Background: an optimization exercise with open tools, aiming at small area and a short achievable clock period. Do not read the settings as production practice. In this exercise RTL edits were held to simulation tests only and were not proved equivalent to the original. The series may have gaps, and a smaller design here may also do less where the tests do not look. Power is estimated from default activity; no workload was simulated.

## flow/design.v in outline (module list and top-level ports)
// module AOI222: 6 lines
// module NAND4: 6 lines
// module NAND3: 6 lines
// module NOR3: 6 lines
// module NOR4: 6 lines
// module OAI22: 6 lines
// module OAI31: 6 lines
// module NAND2: 3 lines
// module NOR2: 3 lines
// module INV: 3 lines
// module OAI21: 3 lines
// module AOI21: 3 lines
// module XOR2: 3 lines
// module XNOR2: 3 lines
// module Adder: 747 lines
// module Register_File: 32 lines
// module Read_Port: 22 lines
// module ALU: 1425 lines
// module MIPS: 95 lines
module MIPS #(
    parameter  WIDTH = 32,
    parameter  DEPTH = 100,
    parameter  IMMEDIATE_size = 16,
    parameter  REG_ADDR_size = 5,
    parameter Target_Addr_size = 26)
(
input       wire        CLK,RST,
output      wire [WIDTH-1:0] PC,
input       wire [WIDTH-1:0] Instr,
output      wire [WIDTH-1:0] ALUOut,
output      wire [WIDTH-1:0] WriteData,
output      wire             MemWrite,
input       wire [WIDTH-1:0] ReadData
);
  // ...
==> flow/run.sh <==
#!/bin/bash
# synth_recipe.tcl (not shown) runs the flow's synth.tcl, then flattens the netlist and writes it again
# the make line also repeats each setting of config.mk as NAME=value (left out here)
make -C /OpenROAD-flow-scripts/flow DESIGN_CONFIG=/design/flow/config.mk WORK_HOME=/design/flow/orfs CLKGATE_MAP_FILE= SYNTH_SCRIPT=/design/flow/synth_recipe.tcl finish
==> flow/config.mk <==
export PLATFORM = sky130hd
export DESIGN_NAME = MIPS
export DESIGN_NICKNAME = MIPS
export VERILOG_FILES = /design/flow/design.v
export SDC_FILE = /design/flow/constraint.sdc
export NUM_CORES = 8
export LEC_CHECK = 0
export CAP_MARGIN = 20
export CORE_MARGIN = 2
export CORE_UTILIZATION = 40
export SETUP_SLACK_MARGIN = 5
export SLEW_MARGIN = 20
export SYNTH_HIERARCHICAL = 1
==> flow/constraint.sdc <==
create_clock -name core_clock -period 17.0 [get_ports {CLK}]
set_input_delay 3.4000 -clock core_clock [delete_from_list [all_inputs] [get_ports {CLK}]]
set_output_delay 3.4000 -clock core_clock [all_outputs]
set_load 0.01 [all_outputs]
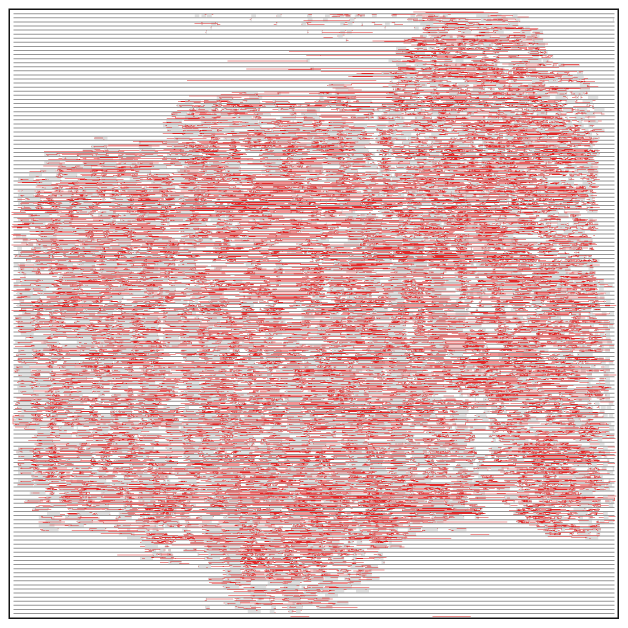
Fig. 1. Met1 routing (run 1).
Drawn at 1.5 px/um. Supply wires on this layer in grey.
The layer carries 97.4 mm of wire. 5514 nets have wire on it. The longest straight run is 195 um.
Routed WL: 277 mm
GR met1 Demand/Resource: 0.420

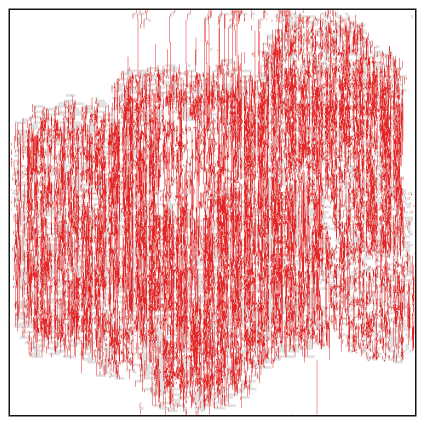
Fig. 2. Signal wires on met2 (run 1).
Drawn at 1 px/um.
The layer carries 116 mm of wire. The layer holds 42% of the routed length. The longest straight run is 99.3 um. 5083 nets have wire on it.
total number of vias: 54.1k
M2 GR Usage: 0.480

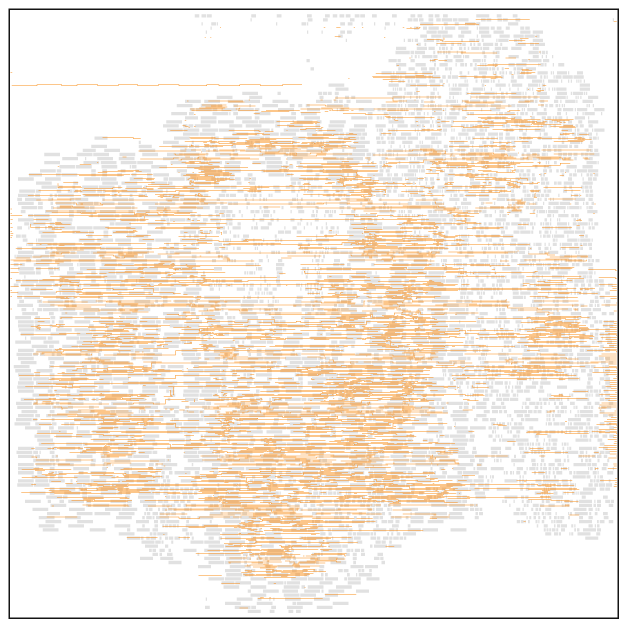
Fig. 3. Metal 3 (run 1).
Drawn at 1.5 px/um.
The wires run mostly horizontal. The layer holds 15% of the routed length.

==> flow_summary.json, run 1 <==
{
  "drt_first_iter_violations": 11000,
  "status": "finished clean",
  "cts_setup_buffers": 7,
  "antenna_found_initial": 16,
  "grt_usage": 0.330,
  "p_leak_nw": 28.4,
  "sequentialPowerShare": 0.433,
  "grt_overflow": 0,
  "critical-path-max-stage-delay_ns": 0.80,
  "ir_worst_vdd_v": 0.0000969,
  "hpwlAfterDp_mm": 178,
  "largest_reg_flops": 1024,
  "clk_latency_ns": 0.81,
  "cts.sinks": 1169,
  "total_power_mw": 7.48,
  "syn_area_um2": 64300,
  "finalNetCount": 5877,
  "rrSetupSlack_ns": 7.86,
  "yosysWarnings": 8,
  "min_period_ns": 11.94,
  "die_w_um": 405,
  "path_cells": "dlymetal6s2s_1 -> or2_2 -> nor3_2 -> buf_4 -> a222oi_1 -> nand3_2 -> o31ai_2 -> o21ai_1 -> a21oi_2 -> o21ai_1 -> a21oi_2 -> inv_1 -> xor2_1 -> clkdlybuf4s50_1",
  "gp_congestion": 0.963,
  "wire_per_inst_um": 35.7,
  "synthCells": 5043,
  "ios": 163,
  "dp_cells": 7465,
  "setup_ws_ns": 5.06,
  "placed_area_um2": 70600,
  "crit_cells": 14,
  "cts_buffer_depth": 3,
  "rows": 147,
  "hold_class": "reg2reg",
  "cp_slowest_cell": "a222oi_1",
  "design.core.area_um2": 160000,
  "final_antenna_net_count": 0,
  "via_per_inst": 6.99,
  "pre_cts_slack_ns": 4.63,
  "instances_no_fill": 7735,
  "setup_viol": 0,
  "end_kind": "output port",
  "critPathRequiredTime_ns": 13.60,
  "numCtsBuffers": 133,
  "die_y_um": 405,
  "slew_headroom": 0.165,
  "final_area_um2": 75300,
  "firstDrtPassIters": 13,
  "power.combinational.fraction": 0.176,
  "whs_ns": 0.466,
  "switching_share": 0.288,
  "rsz0062_at_grt": "false",
  "powerDensity_nw_per_um2": 99.3
}
-- run 1: worst register-to-register path, stage by stage (launching register included) --
cell and delay, ns:
dfxtp_1 0.30, ha_1 0.29, ha_1 0.39, o21ai_0 0.25, a21oi_1 0.10, o21ai_0 0.77, a21oi_1 0.18, or3b_2 0.52
o21ai_2 0.26, o21ai_0 0.32, xor2_4 0.26, buf_4 0.32, a222oi_1 0.35, nand3_1 0.23, nor3_2 0.99, o22ai_1 0.24
xor2_1 0.22, fa_1 0.47, fa_1 0.55, inv_1 0.05, fa_1 0.43, fa_1 0.41, xnor2_1 0.15, xnor2_1 0.19
xnor2_1 0.14, xnor3_1 0.39, nand2_1 0.06, o21ai_0 0.10
-- run 1: layer usage --
layer / global-route usage / routed length [um]
met1: 0.420 / 97400
met2: 0.480 / 116000
met4: 0.213 / 20500
met3: 0.111 / 42400
met5: 0 / 134
-- run 1: cell type report --
cell class | count | area [um2]
Multi-Input combinational cell | 3329 | 29100
Clock buffer | 162 | 3450
Clock inverter | 81 | 946
Timing Repair Buffer | 433 | 3650
Sequential cell | 1169 | 34000
Tap cell | 2160 | 2700
Inverter | 398 | 1500
Antenna cell | 3 | 7.51
Fill cell | 14200 | 84900
-- run 1: power groups by stage --
| stage | Sequential [mW] | Clock, mW | Combinational (mW) |
|---|---|---|---|
| after floorplan | 3.30 | 0 | 0.815 |
| after global placement | 3.30 | 0 | 1.26 |
| after detailed placement | 3.30 | 0 | 1.27 |
| after CTS | 3.24 | 2.94 | 1.29 |
| after global routing | 3.25 | 3.05 | 1.42 |
| final | 3.24 | 2.92 | 1.31 |
-- run 1: layout by cell type, fill, tap and decap left out, types with 56 or more instances in the layout --
| master | count |
|---|---|
| edfxtp_1 | 1024 |
| a222oi_1 | 704 |
| inv_1 | 396 |
| xor2_1 | 325 |
| buf_4 | 274 |
| o22ai_1 | 260 |
| nor2_1 | 199 |
| fa_1 | 199 |
| nand2_1 | 168 |
| clkdlybuf4s50_1 | 153 |
| ha_1 | 148 |
| nand4_1 | 141 |
| clkbuf_16 | 133 |
| a21oi_1 | 122 |
| o21ai_0 | 107 |
| nor3_2 | 99 |
| xnor2_1 | 97 |
| nand3_1 | 94 |
| o21ai_1 | 86 |
| dfxtp_1 | 82 |
| dfrtp_1 | 63 |
| a21oi_2 | 56 |
==> run 2: too many edits to list; what changed since run 1 <==
flow/design.v: 2384 -> 2451 lines; modules unchanged: 17
  ALU: edited, 1425 -> 1489 lines
  MIPS: edited, 95 -> 98 lines
==> module MIPS as of run 2 <==
module MIPS #(
    parameter  WIDTH = 32,
    parameter  DEPTH = 100,
    parameter  IMMEDIATE_size = 16,
    parameter  REG_ADDR_size = 5,
    parameter Target_Addr_size = 26)
(
input       wire        CLK,RST,
output      wire [WIDTH-1:0] PC,
input       wire [WIDTH-1:0] Instr,
output      wire [WIDTH-1:0] ALUOut,
output      wire [WIDTH-1:0] WriteData,
output      wire             MemWrite,
input       wire [WIDTH-1:0] ReadData
);
wire [5:0]  op    = Instr[31:26];
wire [5:0]  funct = Instr[5:0];
wire [4:0]  rs    = Instr[25:21];
wire [4:0]  rt    = Instr[20:16];
wire [4:0]  rd    = Instr[15:11];
wire [31:0] simm  = {{16{Instr[15]}}, Instr[15:0]};
wire op_r    = (op == 6'b000000);
wire op_addi = (op == 6'b001000);
wire op_lw   = (op == 6'b100011);
wire op_sw   = (op == 6'b101011);
wire op_beq  = (op == 6'b000100);
wire op_j    = (op == 6'b000010);
wire f_sub = (funct == 6'b100010);
wire f_slt = (funct == 6'b101010);
wire f_mul = (funct == 6'b011100);
wire is_sub = op_r & f_sub;
wire is_slt = op_r & f_slt;
wire is_mul = op_r & f_mul;
wire is_add = op_r & ~f_sub & ~f_slt & ~f_mul;
wire       reg_write = op_r | op_addi | op_lw;
wire [4:0] dest      = op_r ? rd : rt;
reg         wb_v;
reg  [4:0]  wb_d;
reg  [31:0] wb_s, wb_c;
reg  [31:20] wb_e;
reg         wb_f;
reg         wb_ci;
wire [31:0] wb_e32 = {wb_e, 20'b0};
wire [31:0] wb_t   = wb_s ^ wb_c ^ wb_e32;
wire [31:0] wb_u   = (wb_s & wb_c) | (wb_s & wb_e32) | (wb_c & wb_e32);
wire [31:0] wb_sum = (wb_t + {wb_u[30:0], 1'b0} + {31'b0, wb_ci}) ^ {wb_f, 31'b0};
wire [95:0] rsh, rth;
wire [31:0] rsn, rtn;
wire [31:0] rsv = ~rsn;
wire [31:0] rtv = ~rtn;
Register_File RF (
.CLK(CLK), .RST(RST),
.WE(wb_v), .WA(wb_d), .WD(wb_sum),
.A1(rs), .A2(rt),
.H1(rsh), .H2(rth),
.RN1(rsn), .RN2(rtn)
);
wire [31:0] mul_s, mul_c, mul_e, mul_f;
wire        mul_ci;
ALU MUL (.XN(rsn), .YN(rtn), .S(mul_s), .C(mul_c), .D(mul_e), .F(mul_f), .NEG0(mul_ci));
wire lt = (rsv < rtv);
wire [31:0] nxt_s = op_lw  ? ReadData :
                    is_slt ? {31'b0, lt} :
                    is_mul ? mul_s : rsv;
wire [31:0] nxt_c = is_mul  ? mul_c :
                    op_addi ? simm :
                    is_sub  ? ~rtv :
                    is_add  ? rtv : 32'b0;
wire [31:20] nxt_e = is_mul ? mul_e[31:20] : 12'b0;
wire        nxt_f  = is_mul & mul_f[31];
wire        nxt_ci = is_sub | (is_mul & mul_ci);
always @(posedge CLK or negedge RST) begin
  if (!RST) wb_v <= 1'b0;
  else      wb_v <= reg_write;
end
always @(posedge CLK) begin
  wb_d  <= dest;
  wb_s  <= nxt_s;
  wb_c  <= nxt_c;
  wb_e  <= nxt_e;
  wb_f  <= nxt_f;
  wb_ci <= nxt_ci;
end
Adder AGU (.H(rsh), .AN(rsn), .B(simm), .S(ALUOut));
assign WriteData = rtv;
assign MemWrite  = op_sw;
reg  [31:2] pc_q;
wire [31:2] pc4    = pc_q + 30'd1;
wire [31:2] pc_br  = pc4 + simm[29:0];
wire        take   = op_beq & (rsv == rtv);
wire [31:2] pc_nxt = op_j ? {pc4[31:28], Instr[25:0]} :
                     take ? pc_br : pc4;
always @(posedge CLK or negedge RST) begin
  if (!RST) pc_q <= 30'b0;
  else      pc_q <= pc_nxt;
end
assign PC = {pc_q, 2'b00};
endmodule
==> flow/flow/run.sh (new file) <==
#!/bin/bash
# Own flow: the standard layout (standard.sh, its synthesis unchanged) with
# two changes to the layout steps:
#  - setup repair aims for 7 ns of slack (SETUP_SLACK_MARGIN=7), so the
#    layout is sized for a shorter period than the 17 ns it is built at;
#  - the port buffers are buf_2 cells (BUFFER_PORTS_ARGS).
# make's output goes to make.log here; each ORFS step's full log is in
# orfs/logs/<platform>/MIPS/base/.
set -euo pipefail
cd "$(dirname "$0")/.."
sed 's|"\${@:-finish}"|SETUP_SLACK_MARGIN=7 "BUFFER_PORTS_ARGS=-buffer_cell sky130_fd_sc_hd__buf_2" "${@:-finish}"|' \
  standard.sh > own_standard.sh
grep -q 'SETUP_SLACK_MARGIN=7' own_standard.sh
bash own_standard.sh finish > make.log 2>&1
==> flow/standard.sh (new file) <==
#!/bin/bash
# synth_recipe.tcl (not shown) runs the flow's synth.tcl, then flattens the netlist and writes it again
# the make line also repeats each setting of config.mk as NAME=value (left out here)
make -C /OpenROAD-flow-scripts/flow DESIGN_CONFIG=/design/flow/config.mk WORK_HOME=/design/flow/orfs CLKGATE_MAP_FILE= SYNTH_SCRIPT=/design/flow/synth_recipe.tcl "${@:-finish}"
--- a/flow/config.mk
+++ b/flow/config.mk
@@ -8,6 +8,7 @@
 export CAP_MARGIN = 20
 export CORE_MARGIN = 2
-export CORE_UTILIZATION = 40
-export SETUP_SLACK_MARGIN = 5
+export CORE_UTILIZATION = 55
+export CTS_CLUSTER_DIAMETER = 80
+export CTS_CLUSTER_SIZE = 30
 export SLEW_MARGIN = 20
 export SYNTH_HIERARCHICAL = 1
removed: flow/run.sh
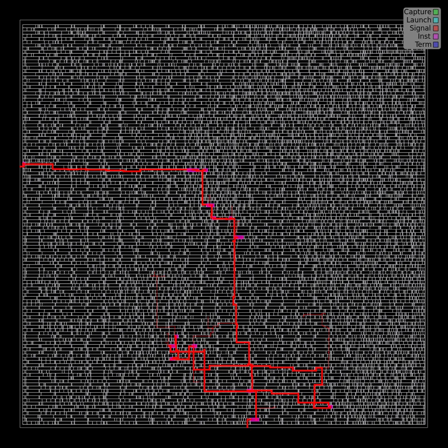
Fig. 4. The worst timing path (run 2).
final core utilization: 0.644
fin cells: 7103

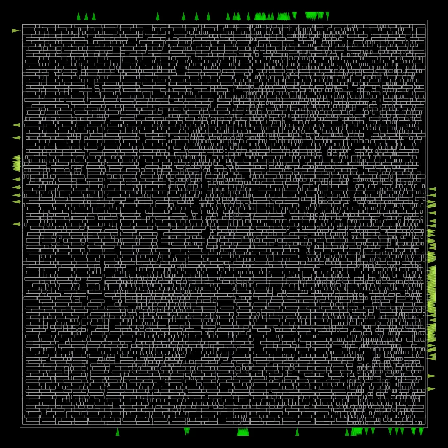
Fig. 5. Placed standard cells (run 2).
Seq cells: 1170
num rows: 125
# Taps: 1524
Fillers: 8972
Core ar.: 116000 um2

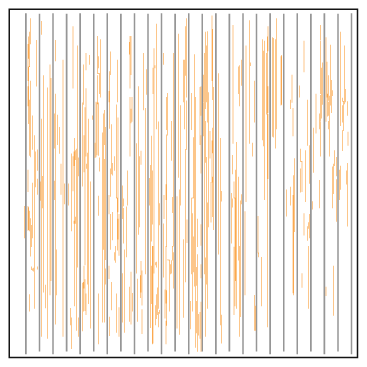
Fig. 6. Met4 routing (run 2).
Drawn at 1 px/um. Supply wires on this layer in grey.
The layer carries 19300 um of wire. 231 nets have wire on it.

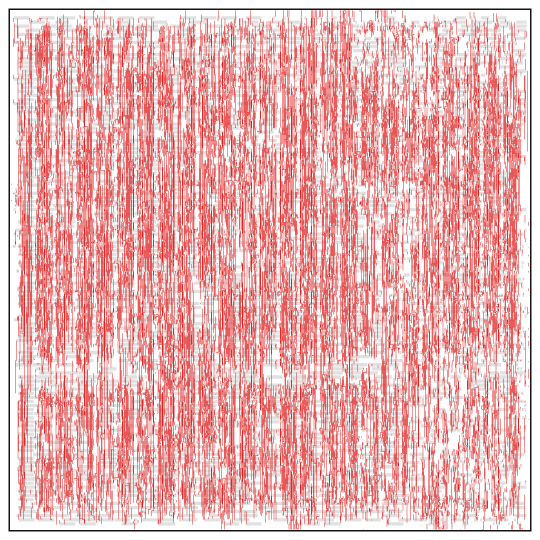
Fig. 7. Signal wires on met2 (run 2).
Drawn at 1.5 px/um.
The layer carries 112 mm of wire. 5131 nets have wire on it.
M2 GR Usage: 0.622
Routed WL: 265 mm
total number of vias: 53.5k

==> flow_summary.json, run 2 <==
{
  "status": "finished clean",
  "max_freq_ghz": 0.0981,
  "synthCells": 5063,
  "gr-usage-met3": 0.106,
  "hpwlAfterDp_mm": 166,
  "clkSlewWorstSetupHoldPaths_ns": 0.11,
  "hold_class": "reg2reg",
  "rsz0062_at_grt": "true",
  "initial_core_util": 0.555,
  "cap_violations": 0,
  "slew_headroom": 0.285,
  "yosysWarnings": 8,
  "syn_avg_cell_area_um2": 12.8,
  "min_period_ns": 10.19,
  "numCtsBuffers": 57,
  "slew_violations": 0,
  "die_y_um": 347,
  "port-buffer-count": 160,
  "wire_per_inst_um": 37.3,
  "end_kind": "output port",
  "whs_path_depth": 1,
  "cts_max_level": 2,
  "final.setup.tns_ns": 0,
  "grt_overflow": 0,
  "via_per_inst": 7.53,
  "grt_pass1_vias": 50800,
  "rrSetupSlack_ns": 8.38,
  "powerDensity_nw_per_um2": 85.0,
  "die_area_um2": 120000,
  "cp.arrival_ns": 6.79,
  "cp_max_fo": 16,
  "layout_common_cells": "1024 x edfxtp_1, 704 x a222oi_1, 375 x inv_1",
  "ios": 163,
  "clk_latency_ns": 0.75,
  "layout_commonest_cell": "edfxtp_1",
  "cts_root_buffer": "clkbuf_16",
  "grt_usage": 0.428,
  "hold_violations": 0,
  "antenna_found_initial": 5,
  "cts_tree": "yes",
  "drive_above_1_share": 0.233,
  "die_w_um": 347,
  "drc": 0,
  "fin_crit_sh": 0.599,
  "grt_pass1_wl_mm": 369,
  "setup_viol": 0,
  "final_antenna_net_count": 0,
  "finalNetCount": 5949,
  "critical-path-max-stage-delay_ns": 0.68,
  "p_leak_nw": 28.6,
  "top_usage_layer": "met2",
  "ir_worst_vdd_v": 0.0000866,
  "startpoint_type": "primary input",
  "gp_congestion": 0.959,
  "cts.sinks": 1170,
  "cts_buffer_depth": 3,
  "drt_first_iter_violations": 11200,
  "tightest_slew_ns": 1.07,
  "fin_skew_ns": 0.0521,
  "grt_max_degree": 64,
  "use_met1": 0.580,
  "syn2layout_area_growth_pct": 16.1,
  "syn_area_um2": 64600,
  "whs_ns": 0.476,
  "rr_worst_depth": 25,
  "critPathRequiredTime_ns": 13.60,
  "largest_reg_flops": 1024,
  "path_cells": "buf_12 -> nand2b_4 -> buf_4 -> nor3_2 -> buf_6 -> a222oi_1 -> nand4_1 -> buf_4 -> nor4_4 -> nor2_2 -> a21oi_2 -> o21ai_2 -> a21oi_2 -> o21ai_2 -> xor2_4 -> buf_2",
  "cp_slowest_cell": "a222oi_1",
  "setup.worst_path.class": "in2out",
  "firstDrtPassIters": 13
}
[run 2: repair_timing]
item                       in CTS  in global routing
setup endpoints to repair      44                 49
buffers inserted              133                 42
hold buffers                    0                  0
gates resized for setup       196                101
cloned                          5                  3
pin swaps                     126                 94
[run 2: area by class of cell]
type | count | area (um2) | share of cell area
flip-flops and latches | 1170 | 34000 | 0.453
inverters | 410 | 1550 | 0.0207
clock buffers | 70 | 1520 | 0.0202
clock inverters | 29 | 507 | 0.00676
multi-input cells | 3329 | 30900 | 0.413
well taps | 1524 | 1910 | 0.0254
repair buffers | 568 | 4540 | 0.0606
diodes | 3 | 7.51 | 0.000100
[run 2: per-layer routing]
metal | share of wire | wire length (um)
met5 | 0 | 0
met4 | 0.073 | 19300
met3 | 0.14 | 38300
met2 | 0.42 | 112000
met1 | 0.36 | 94800
[run 2: where the power goes]
group | switching [mW] | total (mW) | internal (mW)
clock network | 1.04 | 1.75 | 0.708
logic | 0.892 | 1.39 | 0.493
registers | 0.0573 | 3.24 | 3.18
total | 1.99 | 6.37 | 4.38
[run 2: through the flow]
step	setup WS (ns)	cell area (um2)	utilization	instances	total power, mW
2_1_floorplan	5.85	65600	-	5065	4.22
3_3_place_gp	5.99	69800	0.600	6815	4.59
3_5_place_dp	5.97	69800	0.600	6817	4.60
4_1_cts	6.91	74100	0.637	7054	6.33
5_1_grt	6.75	75000	0.644	7100	6.59
6_report	6.81	75000	0.644	7103	6.37
[run 2: worst max-delay path, delay by kind of cell]
family | cells | cell delay [ns]
buffers and inverters | 5 | 0.85
AND/OR/NAND/NOR | 5 | 0.92
XOR/XNOR | 1 | 0.27
AO/OA/AOI/OAI | 5 | 1.30
## Run 3: large edit since run 2, in outline
flow/design.v: 2451 -> 2459 lines; modules unchanged: 18
  FA: new, 4 lines
  HA: new, 4 lines
  ALU: edited, 1489 -> 1489 lines
==> module FA as of run 3 <==
module FA (input wire a, b, ci, output wire s, co);
assign s  = a ^ b ^ ci;
assign co = (a & b) | (a & ci) | (b & ci);
endmodule
==> module HA as of run 3 <==
module HA (input wire a, b, output wire s, co);
assign s  = a ^ b;
assign co = a & b;
endmodule
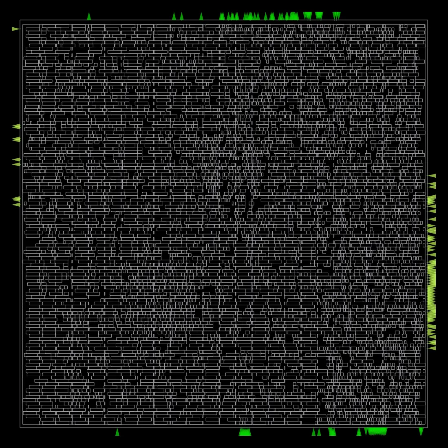
Fig. 8. Placed standard cells (run 3).
num rows: 124
Seq area share: 0.463
fin cells: 6758
# Taps: 1512

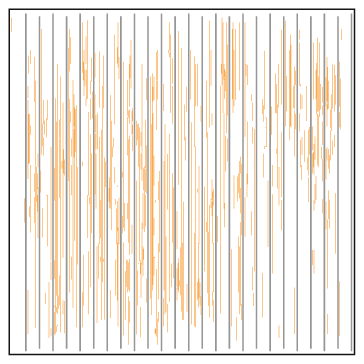
Fig. 9. Met4 routing (run 3).
Drawn at 1 px/um. Supply wires on this layer in grey.
The layer carries 19700 um of wire. The longest straight run is 263 um.
total number of vias: 52.3k
Routed WL: 260 mm

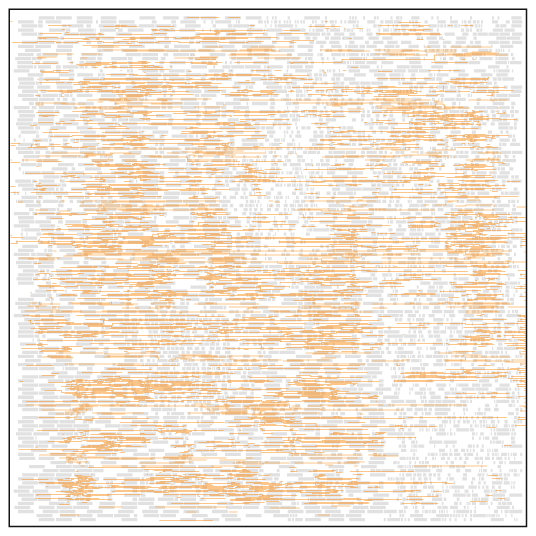
Fig. 10. Metal 3 (run 3).
Drawn at 1.5 px/um.
The longest straight run is 179 um. The wires run mostly horizontal. 867 nets have wire on it. The layer carries 37.8 mm of wire. The layer holds 15% of the routed length.
met3 GRT Util: 0.123

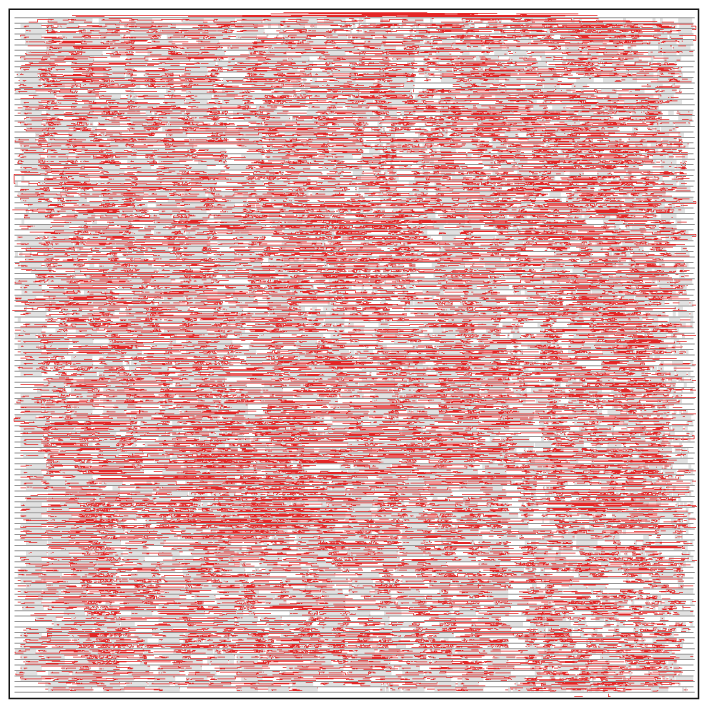
Fig. 11. Met1 routing (run 3).
Drawn at 2 px/um. Supply wires on this layer in grey.
5236 nets have wire on it. The wires run mostly horizontal.
GR met1 Demand/Resource: 0.555

==> flow_summary.json, run 3 <==
{
  "antenna_found_initial": 8,
  "gp_congestion": 0.986,
  "cts_tree": "yes",
  "setup.worst_path.class": "in2out",
  "rr_worst_depth": 27,
  "layout_common_cells": "1024 x edfxtp_1, 704 x a222oi_1, 317 x xor2_1",
  "grt_max_degree": 83,
  "ir_worst_vdd_v": 0.0000809,
  "via_per_inst": 7.73,
  "tightest_slew_ns": 1.05,
  "cp_max_fo": 8,
  "status": "finished clean",
  "top_usage_layer": "met2",
  "slew_headroom": 0.296,
  "fin_crit_sh": 0.597,
  "wire_per_inst_um": 38.4,
  "rrSetupSlack_ns": 8.41,
  "path_cells": "buf_8 -> or2_4 -> buf_6 -> nor3_4 -> buf_12 -> clkbuf_16 -> a222oi_1 -> nand4_1 -> buf_4 -> nor4_4 -> o21ai_2 -> a21oi_2 -> o21ai_2 -> a21oi_2 -> o21ai_2 -> xor2_2 -> buf_2",
  "finalNetCount": 5620,
  "rsz0062_at_grt": "true",
  "max_freq_ghz": 0.0986,
  "final.setup.tns_ns": 0,
  "final_antenna_net_count": 0,
  "cts_root_buffer": "clkbuf_16",
  "startpoint_type": "primary input",
  "clk_latency_ns": 0.75,
  "hold_class": "reg2reg",
  "grt_overflow": 0,
  "synthCells": 4769,
  "die_area_um2": 118000,
  "critPathRequiredTime_ns": 13.60,
  "layout_commonest_cell": "edfxtp_1",
  "fin_skew_ns": 0.0927,
  "use_met2": 0.621,
  "cp_top_family": "compound AO/OA/AOI/OAI gates",
  "numCtsBuffers": 55,
  "cap_violations": 0,
  "hpwlAfterDp_mm": 163,
  "final_area_um2": 73400,
  "critical-path-max-stage-delay_ns": 0.42,
  "end_kind": "output port",
  "firstDrtPassIters": 14,
  "placed_area_um2": 68800
}
[run 3: report_power, final]
| group | switching [mW] | internal [mW] | total (mW) | leakage, nW |
|---|---|---|---|---|
| registers | 0.0565 | 3.18 | 3.23 | 11.0 |
| clock network | 1.01 | 0.689 | 1.70 | 0.906 |
| logic | 0.843 | 0.493 | 1.34 | 16.1 |
| total | 1.91 | 4.36 | 6.27 | 28.1 |
[run 3: metal layers]
metal / vias to the layer above / share of wire
li1: 21000 / -
met1: 26000 / 0.35
met2: 4401 / 0.43
met3: 904 / 0.15
met4: 4 / 0.076
met5: - / 0.00021
[run 3: through the flow]
| step | power (mW) | hold slack [ns] | std cells | worst slack [ns] | util |
|---|---|---|---|---|---|
| CTS | 6.24 | 0.470 | 6715 | 6.88 | 0.632 |
| floorplan | 4.20 | 0.426 | 4771 | 5.85 | - |
| global placement | 4.55 | 0.443 | 6516 | 6.13 | 0.601 |
| global route | 6.47 | 0.488 | 6755 | 6.84 | 0.641 |
| detailed placement | 4.56 | 0.447 | 6516 | 6.09 | 0.601 |
| finish | 6.27 | 0.474 | 6758 | 6.86 | 0.641 |
[run 3: repair_timing]
item / in CTS / in global routing
setup buffers: 105 / 31
pin swaps: 95 / 89
resized for setup: 138 / 140
cloned: 2 / 8
setup endpoints to repair: 46 / 43
[run 3: layout make-up]
class / count / area (um2)
Fill cell: 8754 / 41100
Antenna cell: 4 / 10.0
Tap cell: 1512 / 1890
Multi-Input combinational cell: 3323 / 30900
Timing Repair Buffer: 527 / 4150
Sequential cell: 1170 / 34000
Clock inverter: 23 / 440
Clock buffer: 69 / 1460
Inverter: 130 / 492
==> run 4: too many edits to list; what changed since run 3 <==
flow/design.v: 2459 -> 3385 lines; modules unchanged: 19
  EQ32: new, 21 lines
  PC_Adder: new, 435 lines
  ALU: edited, 1489 -> 1505 lines
  WB_Adder: new, 454 lines
  MIPS: edited, 98 -> 98 lines
==> module MIPS as of run 4 <==
module MIPS #(
    parameter  WIDTH = 32,
    parameter  DEPTH = 100,
    parameter  IMMEDIATE_size = 16,
    parameter  REG_ADDR_size = 5,
    parameter Target_Addr_size = 26)
(
input       wire        CLK,RST,
output      wire [WIDTH-1:0] PC,
input       wire [WIDTH-1:0] Instr,
output      wire [WIDTH-1:0] ALUOut,
output      wire [WIDTH-1:0] WriteData,
output      wire             MemWrite,
input       wire [WIDTH-1:0] ReadData
);
wire [5:0]  op    = Instr[31:26];
wire [5:0]  funct = Instr[5:0];
wire [4:0]  rs    = Instr[25:21];
wire [4:0]  rt    = Instr[20:16];
wire [4:0]  rd    = Instr[15:11];
wire [31:0] simm  = {{16{Instr[15]}}, Instr[15:0]};
wire op_r    = (op == 6'b000000);
wire op_addi = (op == 6'b001000);
wire op_lw   = (op == 6'b100011);
wire op_sw   = (op == 6'b101011);
wire op_beq  = (op == 6'b000100);
wire op_j    = (op == 6'b000010);
wire f_sub = (funct == 6'b100010);
wire f_slt = (funct == 6'b101010);
wire f_mul = (funct == 6'b011100);
wire is_sub = op_r & f_sub;
wire is_slt = op_r & f_slt;
wire is_mul = op_r & f_mul;
wire is_add = op_r & ~f_sub & ~f_slt & ~f_mul;
wire       reg_write = op_r | op_addi | op_lw;
wire [4:0] dest      = op_r ? rd : rt;
reg         wb_v;
reg  [4:0]  wb_d;
reg  [31:0] wb_s, wb_c;
reg  [31:20] wb_e;
reg         wb_f;
reg         wb_ci;
wire [31:0] wb_sum;
WB_Adder WBA (.S(wb_s), .C(wb_c), .E(wb_e), .CI(wb_ci), .F(wb_f), .SUM(wb_sum));
wire [95:0] rsh, rth;
wire [31:0] rsn, rtn;
wire [31:0] rsv = ~rsn;
wire [31:0] rtv = ~rtn;
Register_File RF (
.CLK(CLK), .RST(RST),
.WE(wb_v), .WA(wb_d), .WD(wb_sum),
.A1(rs), .A2(rt),
.H1(rsh), .H2(rth),
.RN1(rsn), .RN2(rtn)
);
wire [31:0] mul_s, mul_c, mul_e, mul_f;
wire        mul_ci;
ALU MUL (.XN(rsn), .YN(rtn), .S(mul_s), .C(mul_c), .D(mul_e), .F(mul_f), .NEG0(mul_ci));
wire lt = (rsv < rtv);
wire [31:0] nxt_s = op_lw  ? ReadData :
                    is_slt ? {31'b0, lt} :
                    is_mul ? mul_s : rsv;
wire [31:0] nxt_c = is_mul  ? mul_c :
                    op_addi ? simm :
                    is_sub  ? ~rtv :
                    is_add  ? rtv : 32'b0;
wire [31:20] nxt_e = is_mul ? mul_e[31:20] : 12'b0;
wire        nxt_f  = is_mul & mul_f[31];
wire        nxt_ci = is_sub | (is_mul & mul_ci);
always @(posedge CLK or negedge RST) begin
  if (!RST) wb_v <= 1'b0;
  else      wb_v <= reg_write;
end
always @(posedge CLK) begin
  wb_d  <= dest;
  wb_s  <= nxt_s;
  wb_c  <= nxt_c;
  wb_e  <= nxt_e;
  wb_f  <= nxt_f;
  wb_ci <= nxt_ci;
end
Adder AGU (.H(rsh), .AN(rsn), .B(simm), .S(ALUOut));
assign WriteData = rtv;
assign MemWrite  = op_sw;
reg  [31:2] pc_q;
wire        ne;
EQ32 CMP (.AN(rsn), .BN(rtn), .NE(ne));
wire        take = op_beq & ~ne;
wire [31:2] pc4, pc_br;
PC_Adder PCA (.A(pc_q), .B(simm[29:0]), .SUM(pc_br), .INC(pc4));
wire [31:2] pc_nxt = op_j ? {pc4[31:28], Instr[25:0]} :
                     take ? pc_br : pc4;
always @(posedge CLK or negedge RST) begin
  if (!RST) pc_q <= 30'b0;
  else      pc_q <= pc_nxt;
end
assign PC = {pc_q, 2'b00};
endmodule
==> module EQ32 as of run 4 <==
module EQ32 (
input  wire [31:0] AN, BN,
output wire        NE
);
wire [31:0] e;
wire [7:0]  n;
wire [1:0]  z;
genvar i;
generate
  for (i = 0; i < 32; i = i + 1) begin : BIT
    XNOR2 u (.a(AN[i]), .b(BN[i]), .y(e[i]));
  end
  for (i = 0; i < 8; i = i + 1) begin : G4
    NAND4 u (.a(e[4*i]), .b(e[4*i+1]), .c(e[4*i+2]), .d(e[4*i+3]), .y(n[i]));
  end
  for (i = 0; i < 2; i = i + 1) begin : G16
    NOR4 u (.a(n[4*i]), .b(n[4*i+1]), .c(n[4*i+2]), .d(n[4*i+3]), .y(z[i]));
  end
endgenerate
NAND2 u (.a(z[0]), .b(z[1]), .y(NE));
endmodule
--- a/flow/config.mk
+++ b/flow/config.mk
@@ -8,7 +8,8 @@
 export CAP_MARGIN = 20
 export CORE_MARGIN = 2
-export CORE_UTILIZATION = 55
-export CTS_CLUSTER_DIAMETER = 80
-export CTS_CLUSTER_SIZE = 30
+export CORE_UTILIZATION = 65
+export CTS_CLUSTER_DIAMETER = 70
+export CTS_CLUSTER_SIZE = 25
+export PLACE_DENSITY = 0.72
 export SLEW_MARGIN = 20
 export SYNTH_HIERARCHICAL = 1
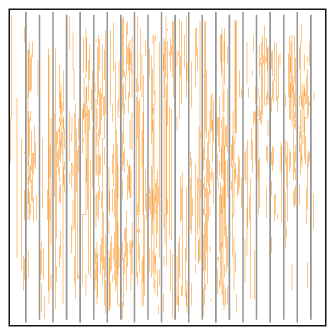
Fig. 12. Met4 routing (run 4).
Drawn at 1 px/um. Supply wires on this layer in grey.
The wires run mostly vertical. The longest straight run is 261 um. 337 nets have wire on it. The layer holds 9.2% of the routed length.
Routed WL: 246 mm
total number of vias: 52.3k

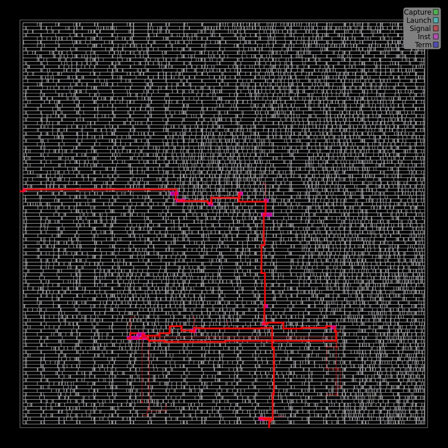
Fig. 13. The worst timing path (run 4).
min Tclk post-route: 10.20 ns
fin worst setup slack: 6.80 ns

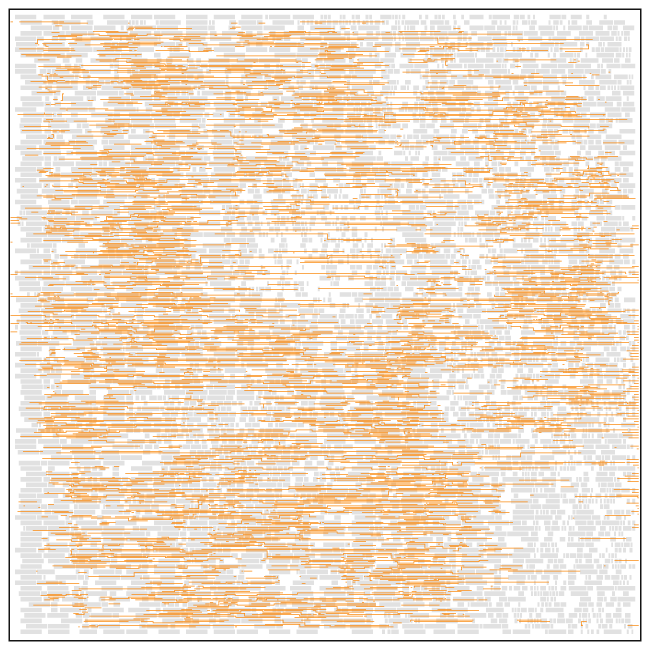
Fig. 14. Metal 3 (run 4).
Drawn at 2 px/um.
The layer carries 43.5 mm of wire. The wires run mostly horizontal.

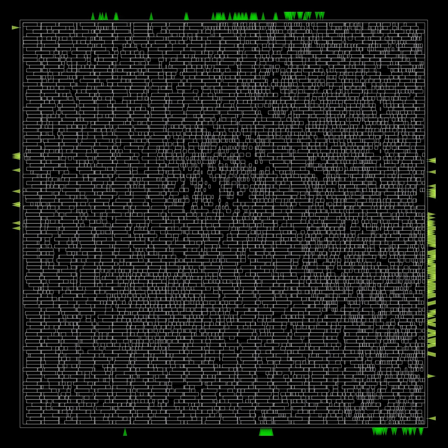
Fig. 15. Placed standard cells (run 4).
# Taps: 1276
num rows: 114
Core ar.: 96300 um2
Seq area share: 0.469

==> flow_summary.json, run 4 <==
{
  "status": "finished clean",
  "yosysWarnings": 8,
  "clkSlewWorstSetupHoldPaths_ns": 0.08,
  "drive_above_1_share": 0.246,
  "layout_commonest_cell": "edfxtp_1",
  "layout_common_cells": "1024 x edfxtp_1, 704 x a222oi_1, 386 x xor2_1",
  "rr_worst_depth": 25,
  "cts_root_buffer": "clkbuf_16",
  "antenna_found_initial": 2,
  "finalNetCount": 5513,
  "via_per_inst": 8.07,
  "final.setup.tns_ns": 0,
  "cp.arrival_ns": 6.80,
  "pre_cts_slack_ns": 5.95,
  "powerDensity_nw_per_um2": 86.5,
  "tightest_slew_ns": 1.08,
  "grt_usage": 0.486,
  "initial_core_util": 0.653,
  "port-buffer-count": 160,
  "switching_share": 0.292,
  "setup_viol": 0,
  "slew_headroom": 0.281,
  "max_freq_ghz": 0.0980,
  "numCtsBuffers": 67,
  "synthCells": 4713,
  "fin_skew_ns": 0.0437,
  "cts_max_level": 3,
  "cts_tree": "yes",
  "whs_ns": 0.470,
  "grt_overflow": 0,
  "p_leak_nw": 27.8,
  "cap_violations": 0,
  "p_switching_mw": 1.82,
  "cts.sinks": 1170,
  "hold_violations": 0,
  "power.combinational.fraction": 0.189,
  "ctsHoldBuffers": 0,
  "rsz0062_at_grt": "true",
  "hpwlAfterDp_mm": 152,
  "grt_pass1_vias": 50200,
  "ios": 163
}
==> run 4: layout make-up <==
cell class              instances  area [um2]
fillers                      6135       23900
clock buffers                  85        1790
diodes                          2        5.00
repair buffers                526        4050
inverters                     138         541
clock inverters                31         403
flip-flops and latches       1170       34000
multi-input cells            3258       30000
well taps                    1276        1600
==> run 4: power groups by stage <==
stage	Combinational [mW]	Clock, mW	Sequential [mW]
floorplan	0.801	0	3.31
global placement	1.10	0	3.30
detailed placement	1.12	0	3.30
CTS	1.14	1.82	3.24
global route	1.27	1.92	3.25
finish	1.18	1.83	3.24
==> run 4: per-layer routing <==
layer	global-route usage	part of all wire	up-vias
li1	-	-	20600
met1	0.620	0.32	25000
met2	0.693	0.42	5389
met3	0.175	0.18	1257
met4	0.340	0.092	2
met5	0.00145	0.00020	-
==> run 4: what timing repair did <==
item,4_1_cts,5_1_grt
endpoints found under the hold margin,0,0
resized for setup,129,95
gates cloned,2,4
setup buffers,108,41
pin swaps,107,69
endpoints found under the setup margin,43,44
==> run 4: through the flow <==
stage | util | std cells | area, um2
2_1_floorplan | - | 4715 | 63900
3_3_place_gp | 0.704 | 6210 | 67800
3_5_place_dp | 0.704 | 6212 | 67800
4_1_cts | 0.744 | 6438 | 71600
5_1_grt | 0.752 | 6484 | 72400
6_report | 0.752 | 6486 | 72400
==> run 4: worst max-delay path, cell delays in order <==
cell	delay, ns
buf_6	0.14
or3_4	0.20
nor3_4	0.06
clkbuf_16	0.20
buf_6	0.18
a222oi_1	0.60
nand4_1	0.19
buf_4	0.20
nor4_4	0.36
o21ai_2	0.14
a21oi_2	0.24
o21ai_2	0.12
a21oi_2	0.12
o21ai_1	0.10
xor2_2	0.32
buf_2	0.20

[re-timing with driven ports]
The results above use ideal ports. As a check the final layouts listed here were re-extracted and re-timed, cells and wires unchanged. Step 1 (the two cells are an assumption about what drives the block):
set clk [get_ports {CLK}]
set_driving_cell -lib_cell sky130_fd_sc_hd__clkbuf_16 $clk
set_driving_cell -lib_cell sky130_fd_sc_hd__buf_2 [delete_from_list [all_inputs] $clk]
Step 2, shift: input delay + t, output delay - t, t = (earliest + latest rising clock arrival at the registers) / 2. This alone moves slack from input paths to output paths. Slacks: ideal ports / drivers / drivers and shift; pairs: ideal ports / drivers.
run	t (ns)	slack for setup (ns)	worst hold slack (ns)	clock arrival spread, ns	worst slew at a driven data input, ns
run 1	0.859	5.056 / 5.007 / 5.007	0.466 / 0.466 / 0.466	0.061 / 0.061	0.09
run 2	0.810	6.811 / 6.645 / 6.451	0.476 / 0.476 / 0.476	0.053 / 0.052	0.25
run 3	0.791	6.855 / 6.659 / 6.323	0.474 / 0.474 / 0.474	0.093 / 0.092	0.22
run 4	0.754	6.796 / 6.737 / 6.584	0.470 / 0.470 / 0.470	0.051 / 0.051	0.08
After both steps every run listed still meets setup and hold. The setup slack of run 3, which loses most, moves by -0.196 ns with the drivers and by -0.532 ns with both steps.
